This design comes from an exercise in tuning for small area, a short achievable clock period and few clock cycles on the open sky130 flow, not from production work.
Function was checked by simulation only, so behaviour that the tests miss may differ from the original.
The series may have gaps, and a smaller design here may also do less where the tests do not look.

$ cat design.v
`timescale 1ns / 1ps
module van_der_pol_simple(
    input wire clk,
    input wire rst,
    input wire start,
    input wire [31:0] x_init,
    input wire [31:0] u_init,
    input wire [31:0] dt,
    input wire [31:0] mu,
    input wire [31:0] t_max,
    output reg [31:0] x_out,
    output reg [31:0] u_out,
    output reg [31:0] t_out,
    output reg done,
    output reg valid
);
    localparam FRAC_BITS = 16;
    localparam ONE = 32'h00010000;
    localparam IDLE = 2'd0;
    localparam COMPUTE = 2'd1;
    localparam DONE_STATE = 2'd2;
    reg [1:0] state;
    reg [31:0] x, u, t;
    wire signed [63:0] x_sq_full;
    wire signed [31:0] x_squared;
    wire signed [31:0] one_minus_x_sq;
    wire signed [63:0] damping_full;
    wire signed [31:0] damping_term;
    wire signed [63:0] du_dt_full;
    wire signed [31:0] du_dt;
    wire signed [63:0] dx_dt_scaled;
    wire signed [63:0] du_dt_scaled;
    assign x_sq_full = $signed(x) * $signed(x);
    assign x_squared = x_sq_full[47:16];   
    assign one_minus_x_sq = ONE - x_squared;
    assign damping_full = $signed(mu) * $signed(one_minus_x_sq);
    assign damping_term = damping_full[47:16];
    assign du_dt_full = $signed(damping_term) * $signed(u);
    assign du_dt = du_dt_full[47:16] - x;
    assign dx_dt_scaled = $signed(u) * $signed(dt);
    assign du_dt_scaled = $signed(du_dt) * $signed(dt);
    always @(posedge clk or posedge rst) begin
        if (rst) begin
            state <= IDLE;
            x <= 0;
            u <= 0;
            t <= 0;
            x_out <= 0;
            u_out <= 0;
            t_out <= 0;
            done <= 0;
            valid <= 0;
        end
        else begin
            case (state)
                IDLE: begin
                    valid <= 0;
                    done <= 0;
                    if (start) begin
                        x <= x_init;
                        u <= u_init;
                        t <= 0;
                        state <= COMPUTE;
                    end
                end
                COMPUTE: begin
                    if (t < t_max) begin
                        x <= x + dx_dt_scaled[47:16];
                        u <= u + du_dt_scaled[47:16];
                        t <= t + dt;
                        x_out <= x;
                        u_out <= u;
                        t_out <= t;
                        valid <= 1;
                    end
                    else begin
                        state <= DONE_STATE;
                        done <= 1;
                        valid <= 1;
                        x_out <= x;
                        u_out <= u;
                        t_out <= t;
                    end
                end
                DONE_STATE: begin
                    valid <= 1;
                    done <= 1;
                end
                default: state <= IDLE;
            endcase
        end
    end
endmodule
$ cat run.sh
#!/bin/bash
# synth_recipe.tcl (not shown) runs the flow's synth.tcl, then flattens the netlist and writes it again
# the make line also repeats each setting of config.mk as NAME=value (left out here)
make -C /OpenROAD-flow-scripts/flow DESIGN_CONFIG=/design/flow/config.mk WORK_HOME=/design/flow/orfs CLKGATE_MAP_FILE= SYNTH_SCRIPT=/design/flow/synth_recipe.tcl finish
$ cat config.mk
export PLATFORM = sky130hd
export DESIGN_NAME = van_der_pol_simple
export DESIGN_NICKNAME = van_der_pol_simple
export VERILOG_FILES = /design/flow/design.v
export SDC_FILE = /design/flow/constraint.sdc
export NUM_CORES = 4
export LEC_CHECK = 0
export CAP_MARGIN = 20
export CORE_MARGIN = 2
export CORE_UTILIZATION = 40
export SLEW_MARGIN = 20
$ cat constraint.sdc
create_clock -name core_clock -period 40.0 [get_ports {clk}]
set_input_delay 8.0000 -clock core_clock [delete_from_list [all_inputs] [get_ports {clk}]]
set_output_delay 8.0000 -clock core_clock [all_outputs]
set_load 0.01 [all_outputs]
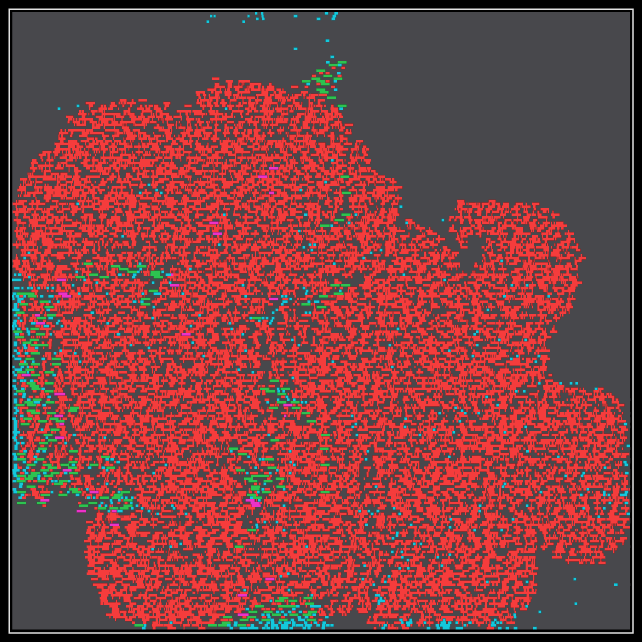
*Placed cells, one colour a class, run 1*
Scale: 1 px per µm. Fill, decap, tap and diode cells in grey.
all other logic -> red  # cells 15511
clock drivers and dummy loads -> magenta  # cells 33
other buffers and delay cells -> cyan  # cells 602
flip-flops -> green  # cells 196
final core utilization: 42.67%
final cell area excluding filler cells: 162700 µm²

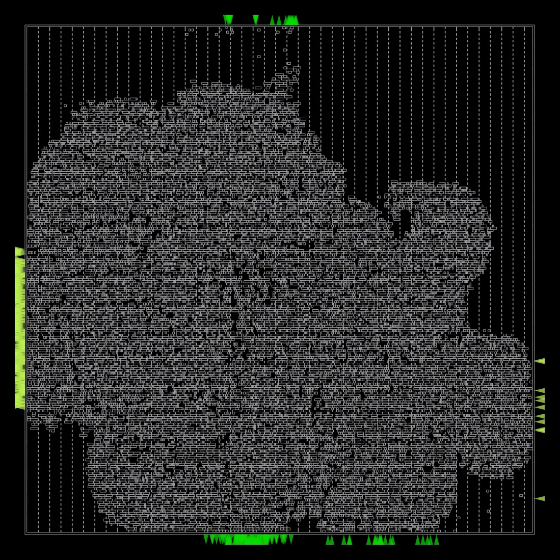
*Placed standard cells, run 1*
seq_cells: 196
num tapcells: 5038
fin cells: 21.39k
register fraction of the total cell area: 3.038%

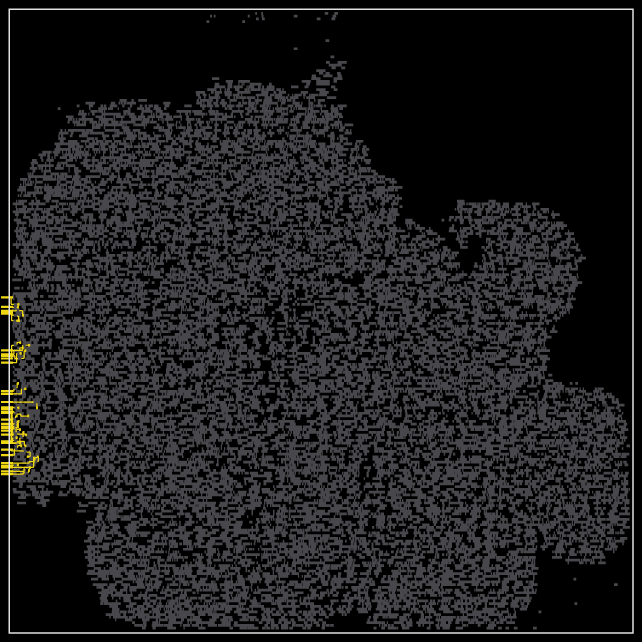
*Port wiring, run 1*
Scale: 1 px per µm.
t_max -> yellow  # bits 32, direction input, end cells 32, buffers 32, wire 566 µm
Ports: 261
port bufs: 260

-- run 1: routing by layer --
layer	vias up	track usage, %	routed length [µm]
met4	16	9.914	23110
met1	57840	34.19	196200
met5	-	0	107
li1	46820	-	-
met2	4135	41.86	225300
met3	769	4.456	38950
-- run 1: repair_timing --
item | CTS | global route
buffers inserted | 0 | 18
setup endpoints to repair | 0 | 13
resized for setup | 0 | 33
-- run 1: path summary, 6_finish.rpt --
path	from	to	slack, ns	cells past startpoint
setup / recovery	x[20]	u[31]	1.96	134
hold / removal	u_out[6]	u_out[6]	0.51	1
setup reg to reg	x[20]	u[31]	1.96	134
hold reg to reg	u_out[6]	u_out[6]	0.51	1
max in group asynchronous	rst	u[3]	30.19	4
min in group asynchronous	rst	t[27]	7.84	2
-- run 1: area by class of cell --
class,count,area share (%)
Multi-Input combinational cell,11240,79.61
Tap cell,5038,3.873
Sequential cell,196,3.038
Antenna cell,14,0.02153
Clock inverter,3,0.03998
Clock buffer,30,0.4205
Inverter,4274,9.880
Timing Repair Buffer,602,3.114
-- run 1: Yosys cell counts, types with 7 or more instances --
cell / n
nor4_1: 9
nand4_1: 27
o21bai_1: 43
dfrtp_1: 196
a41oi_1: 8
xnor2_1: 319
mux2i_1: 35
inv_2: 9
inv_1: 4258
clkinv_1: 7
or3_1: 16
a211o_1: 8
nand2b_1: 104
o31ai_1: 28
o21ai_0: 148
o31a_1: 7
a21o_1: 94
nand2_1: 2308
clkbuf_1: 844
a31oi_1: 21
o211ai_1: 14
a21oi_1: 198
a2111oi_0: 8
ha_1: 974
nor3_1: 85
o2111ai_1: 8
and3_1: 62
nor2b_1: 234
xnor3_1: 14
fa_1: 4135
buf_1: 17
xor2_1: 91
mux2_2: 102
nand3_1: 52
and2_1: 1421
a211oi_1: 25
nor2_1: 428
or2_2: 21
o21a_1: 56
-- run 1: registers in the layout, summed over array words and instances (netlist names) --
| signal | flops |
|---|---|
| state | 2 |
| x_out | 32 |
| valid | 1 |
| u | 32 |
| t | 32 |
| done | 1 |
| t_out | 32 |
| u_out | 32 |
| x | 32 |
-- run 1: critical path: cells and delay by family (launching register included) --
kind	cells	cell delay, ns
buf+inv	20	1.67
flops	1	0.83
fa+ha+maj	38	18.11
compound gates	45	9.86
xor+xnor	7	1.67
simple gates	24	5.67
==> results.yml, run 1 <==
sta:
  fin_crit_sh_pct: 95.09
  whs_ns: 0.5103
  timing.setup.tns_ns: 0
  clock_skew_ns: 0.05500
  slew_viol_final: 0
  worst_slew_pin_slew_ns: 1.163
  slew_headroom_pct: 21.91
  setup_violations: 0
  hold_viol: 0
  rsz0062_at_grt: "no"
  fin_crit_ns: 38.04
  setup_ws_ns: 1.963
  max_freq_mhz: 26.29
synth:
  synth_top_area_cell: "fa_1"
  synthAdderAreaFrac_pct: 62.12
  avgSynthCellArea_um2: 9.225
  muxShareOfSynthArea_pct: 0.9806
  synthArstFlopShare_pct: 100.0
  synth_flop_cell: "dfrtp_1"
  synth_area_um2: 152900
  synthCells: 16570
  ys_warn_count: 1
  synthSimpleGateAreaFrac_pct: 15.13
  yosysSeqAreaShare_pct: 3.209
  synth_top_family_by_area: "adder cells"
  yosysUniqueCellTypes: 99
  synth_top_area_share_pct: 54.15
  synth_edf_count: 0
  synth_compound_area_share_pct: 3.312
  synth.top_cells.by_area: "fa_1 (54%), inv_1 (10%), ha_1 (8.0%), and2_1 (5.8%), nand2_1 (5.7%)"
  synth-xor-area-share_pct: 2.618
  synth-seq-cells: 196
  syn_nets: 21840
worst_setup_path:
  cpPeakStageDelay_ns: 0.83
  required_ns: 40.44
  crit_path_end_kind: "register"
  cp.arrival_ns: 38.48
  crit_type: "reg -> reg"
  cp_common_cell: "fa_1"
  crit_fanout: 16
  startpoint_type: "register"
  slowest_stage: "dfrtp_1"
die:
  coreArea_um2: 381400
  start_util_pct: 40.08
  design.die.area_um2: 387100
  rows: 227
  die_h_um: 622.2
  dieWidth_um: 622.2
clocking:
  cts_max_path_buffers: 3
  clk_latency_ns: 0.61
  cts_buffers: 25
  clk_pin_slew_ns: 0.08
  postCtsHoldBufs: 0
  ctsRootBufferMaster: "clkbuf_16"
  clkSinkCount: 196
  cts_tree: "done"
  htreeDepth: 4
placed_design:
  dpl_cell_area_um2: 161600
  dp_slack_ns: 0.6548
  gp_congestion: 0.9711
  place_inst: 21330
  dp_hpwl_mm: 388.0
finish:
  regArea_um2: 4943
  final_nets: 21610
  nFillCells: 37460
  layout_commonest_cell: "inv_1"
  drive_gt1_share_pct: 4.357
  multiInputGateArea_um2: 129600
  area.growth.synth_to_final_pct: 6.464
  final_cell_mix: "inv_1 (4251), fa_1 (4135), nand2_1 (2308)"
grt:
  grt_max_degree: 72
  gr-total-overflow: 0
  grt_usage_pct: 25.69
  grt_pass1_vias: 119700
  grt_pass1_wl_mm: 748.5
  antenna_found_initial: 29
routing:
  viasPerCell: 5.122
  vias: 109600
  drt_iter0_drc: 7590
  wl_mm: 483.7
  wl_per_cell_um: 22.61
  ant_nets: 0
  first_pass_iters: 5
  route.detailed.drc: 0
run:
  cap_violations: 0
run_status:
  status: "timing/DRC/antenna clean"
min_path:
  hp-class: "reg -> reg"
Testbench counts for the RTL of run 1, summed over its fixed seeds: cycles 21,157.
## Run 2: large edit since run 1, in outline
design.v: 93 -> 2038 lines; modules unchanged: 0
  van_der_pol_simple: edited, 92 -> 70 lines
  vdp_mul: new, 1968 lines
==> module van_der_pol_simple as of run 2 <==
module van_der_pol_simple(
    input wire clk,
    input wire rst,
    input wire start,
    input wire [31:0] x_init,
    input wire [31:0] u_init,
    input wire [31:0] dt,
    input wire [31:0] mu,
    input wire [31:0] t_max,
    output wire [31:0] x_out,
    output wire [31:0] u_out,
    output wire [31:0] t_out,
    output reg done,
    output reg valid
);
    reg [31:0] x, u, t, p;
    reg [31:0] mu_r, dt_r, tm_r;
    reg [4:0] ph;
    reg run;
    assign x_out = x;
    assign u_out = u;
    assign t_out = t;
    wire [31:0] ma = ph[0] ? x : ph[1] ? mu_r : ph[4] ? p : u;
    wire [31:0] mb = ph[0] ? x : (ph[1] | ph[2]) ? p : dt_r;
    wire [31:0] add_hi = ph[0] ? 32'h00010000 : ph[2] ? ~x : ph[3] ? x : ph[4] ? u : 32'd0;
    wire [15:0] add_lo = {16{ph[0] | ph[2]}};
    wire [31:0] r;
    vdp_mul mul (
        .a(ma), .b(mb), .neg(ph[0]), .add({add_hi, add_lo}), .cin(ph[2]), .r(r)
    );
    wire [31:0] t_next = t + dt_r;
    wire last = t_next >= tm_r;
    wire idle = ~run & ~done;
    always @(posedge clk) begin
        if (idle) begin
            x <= x_init;
            u <= u_init;
            t <= 32'd0;
            mu_r <= mu;
            dt_r <= dt;
            tm_r <= t_max;
        end else if (run) begin
            if (ph[0] | ph[1] | ph[2]) p <= r;
            if (ph[3]) x <= r;
            if (ph[4]) begin
                u <= r;
                t <= t_next;
            end
        end
    end
    wire tz = tm_r == 32'd0;
    always @(posedge clk or posedge rst) begin
        if (rst) begin
            ph <= 5'b00001;
            run <= 1'b0;
            done <= 1'b0;
            valid <= 1'b0;
        end else if (idle) begin
            ph <= 5'b00001;
            run <= start;
        end else if (run) begin
            ph <= {ph[3:0], ph[4]};
            valid <= ph[0] & ~tz;
            if ((ph[0] & tz) | (ph[4] & last)) begin
                run <= 1'b0;
                done <= 1'b1;
            end
        end
    end
endmodule
==> results.yml, run 2 <==
routing:
  drt_iter0_drc: 3515
  ant_nets: 0
  route.detailed.drc: 0
  viasPerCell: 6.172
grt:
  gr-total-overflow: 0
  grt_pass1_vias: 30200
  antenna_found_initial: 5
  grt_max_degree: 92
  grt_pass1_wl_mm: 205.6
run:
  cap_violations: 0
clocking:
  clkSinkCount: 232
  clk_latency_ns: 0.56
  htreeDepth: 1
  ctsRootBufferMaster: "clkbuf_16"
  postCtsSetupBuffers: 0
  postCtsHoldBufs: 0
  cts_tree: "done"
  clk_pin_slew_ns: 0.06
  ctsResizeCount: 0
  cts_buffers: 25
  cts_max_path_buffers: 3
worst_setup_path:
  crit_type: "reg -> reg"
  slowest_stage: "dfstp_4"
  startpoint_type: "register"
  cpPeakStageDelay_ns: 0.98
  cp_common_cell: "fa_1"
  cp.arrival_ns: 10.62
synth:
  synth-seq-cells: 232
  synth_area_um2: 34050
  synth.most_common_cell: "inv_1"
  avgSynthCellArea_um2: 9.314
  synth.top_cells.by_area: "fa_1 (25%), edfxtp_1 (17%), xnor2_1 (11%), o22ai_1 (8.0%), ha_1 (5.6%)"
  ys_warn_count: 1
  synth_top_area_share_pct: 24.58
  synthCells: 3656
  syn_nets: 4390
  synth_edf_count: 192
  yosys-top-cells-count: "inv_1 (470), xnor2_1 (442), o22ai_1 (436), fa_1 (418), clkbuf_1 (229)"
  yosysSeqAreaShare_pct: 19.41
  synth_top_area_cell: "fa_1"
  synth_flop_cell: "edfxtp_1"
  synthArstFlopShare_pct: 3.448
  yosysUniqueCellTypes: 95
sta:
  clock_skew_ns: 0.02602
  hold_viol: 0
  max_freq_mhz: 96.74
  slew_headroom_pct: 18.73
  timing.setup.tns_ns: 0
  worst_slew_pin_slew_ns: 1.212
  slew_viol_final: 0
placed_design:
  gp_congestion: 0.9905
  dp_hpwl_mm: 97.71
die:
  start_util_pct: 40.18
  die_h_um: 295.8
  num_io_pins: 261
finish:
  final_cell_mix: "inv_1 (469), o22ai_1 (436), xnor2_1 (432)"
  drive_gt1_share_pct: 6.897
  final_nets: 4485
  layout_commonest_cell: "inv_1"
  area.growth.synth_to_final_pct: 14.28
min_path:
  hp-class: "reg -> reg"
run_status:
  status: "timing/DRC/antenna clean"
Testbench counts for the RTL of run 2, summed over its fixed seeds: cycles 104,057.
run 2: cell count changes after synthesis, sizes merged, moves of 326 or more:
cell	delta
o22ai	+434
ha	-821
and2	-1398
nand2	-2084
fa	-3717
nor2	-326
inv	-3791
clkbuf	-615
run 2: cell families after synthesis:
group / count (synthesis) / share of synthesized area (%)
buffers and inverters: 772 / 8.694
AOI/OAI and AO/OA: 960 / 18.60
xor gates and xnor gates: 549 / 14.21
DFF: 232 / 19.41
and+or+nand+nor: 520 / 7.272
muxes: 52 / 1.628
adders and majority gates: 571 / 30.20
run 2: final timing paths:
check	startpoint	cells after the start	to	slack, ns
hold reg to reg	t[0]	2	t[0]	0.49
setup reg to reg	ph[0]	26	u[28]	29.66
min in group asynchronous	rst	2	run	7.70
hold / removal	t[0]	2	t[0]	0.49
max in group asynchronous	rst	2	ph[0]	32.00
setup / recovery	ph[0]	26	u[28]	29.66
run 2: worst max-delay path: cells and delay by family (launching register included):
family | cells | cell delay (ns)
compound gates | 6 | 1.83
xor+xnor | 2 | 0.51
fa+ha+maj | 7 | 3.34
buf+inv | 3 | 0.83
flops | 1 | 0.98
mux | 1 | 0.71
simple gates | 7 | 1.78
run 2: area by class of cell:
cell class / instances / area, µm²
well taps: 1144 / 1431
repair buffers: 361 / 3361
fillers: 8164 / 45830
inverters: 479 / 1803
multi-input cells: 2652 / 24830
clock inverters: 13 / 182.7
clock buffers: 33 / 685.7
flip-flops and latches: 232 / 6618
diodes: 2 / 5.005
run 2: metrics by stage:
step                      worst slack, ns  cell area [µm²]  hold slack (ns)  std cells
after detailed placement            29.86            38040           0.4865       4868
after global placement              29.94            38040           0.4824       4868
after global routing                29.31            38910           0.5316       4916
after CTS                           29.85            38910           0.5009       4914
after floorplan                     31.51            34050           0.4973       3656
final                               29.66            38910           0.4937       4916
run 2: layer usage:
metal	vias to the layer above	share of wire (%)	global-route usage [%]
li1	12720	-	-
met3	487	11	6.475
met2	1991	44	49.51
met1	15150	39	43.00
met5	-	0.0093	0
met4	2	5.8	14.98
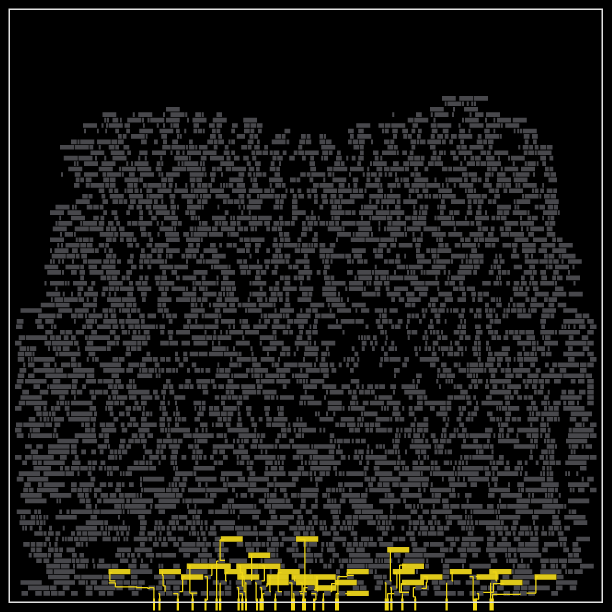
*Port wiring, run 2*
Scale: 2 px per µm.
t_max -> yellow  # bits 32, direction input, end cells 32, buffers 32, wire 607 µm

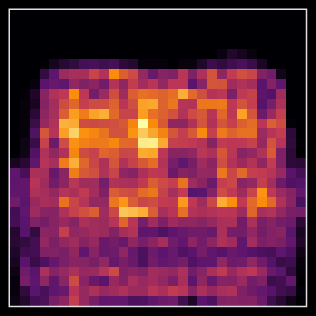
*Wiring heat map, run 2*
Scale: 1 px per µm. 30 x 30 tiles, from black (low) to pale yellow (high), scaled to the fullest tile. Values are wire area over tile area, all layers added.
emptiest ninth of the die = top left
mean over tiles = 0.28
densest ninth of the die = middle
DR vias: 30.34k
Tot GR Track Use: 32.00%
DR WL/cell: 28.57 µm
Final Routed Wirelength: 140.4 mm

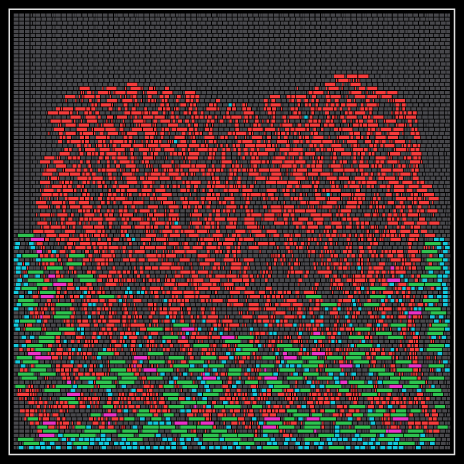
*Placed cells, one colour a class, run 2*
Scale: 1.5 px per µm. Fill, decap, tap and diode cells in grey.
all other logic -> red  # cells 3131
flip-flops -> green  # cells 232
clock drivers and dummy loads -> magenta  # cells 46
other buffers and delay cells -> cyan  # cells 361
CORE AREA: 84750 µm²
number of core rows: 107
register fraction of the total cell area: 17.01%
final core utilization: 45.92%
final cell area excluding filler cells: 38910 µm²

-- afterwards: timing with drivers on the ports --
In the flow no input, the clock included, has a driving cell. The finished layouts below were timed again as built, in two steps. Step 1 assumes that a clkbuf_16 drives the clock port and a buf_2 every other input. Step 2 also shifts input and output timing later by t, the mid clock arrival at the registers, as if the neighbouring blocks saw the same clock. Three values: no drivers, after step 1, after step 2; two values: the first two.
| run | shift t [ns] | slack for setup (ns) | worst slew at a driven data input, ns |
|---|---|---|---|
| run 1 | 0.647 | 1.963 / 1.963 / 1.963 | 0.17 |
| run 2 | 0.599 | 29.663 / 29.663 / 29.663 | 0.15 |
After both steps every run listed still meets setup and hold.
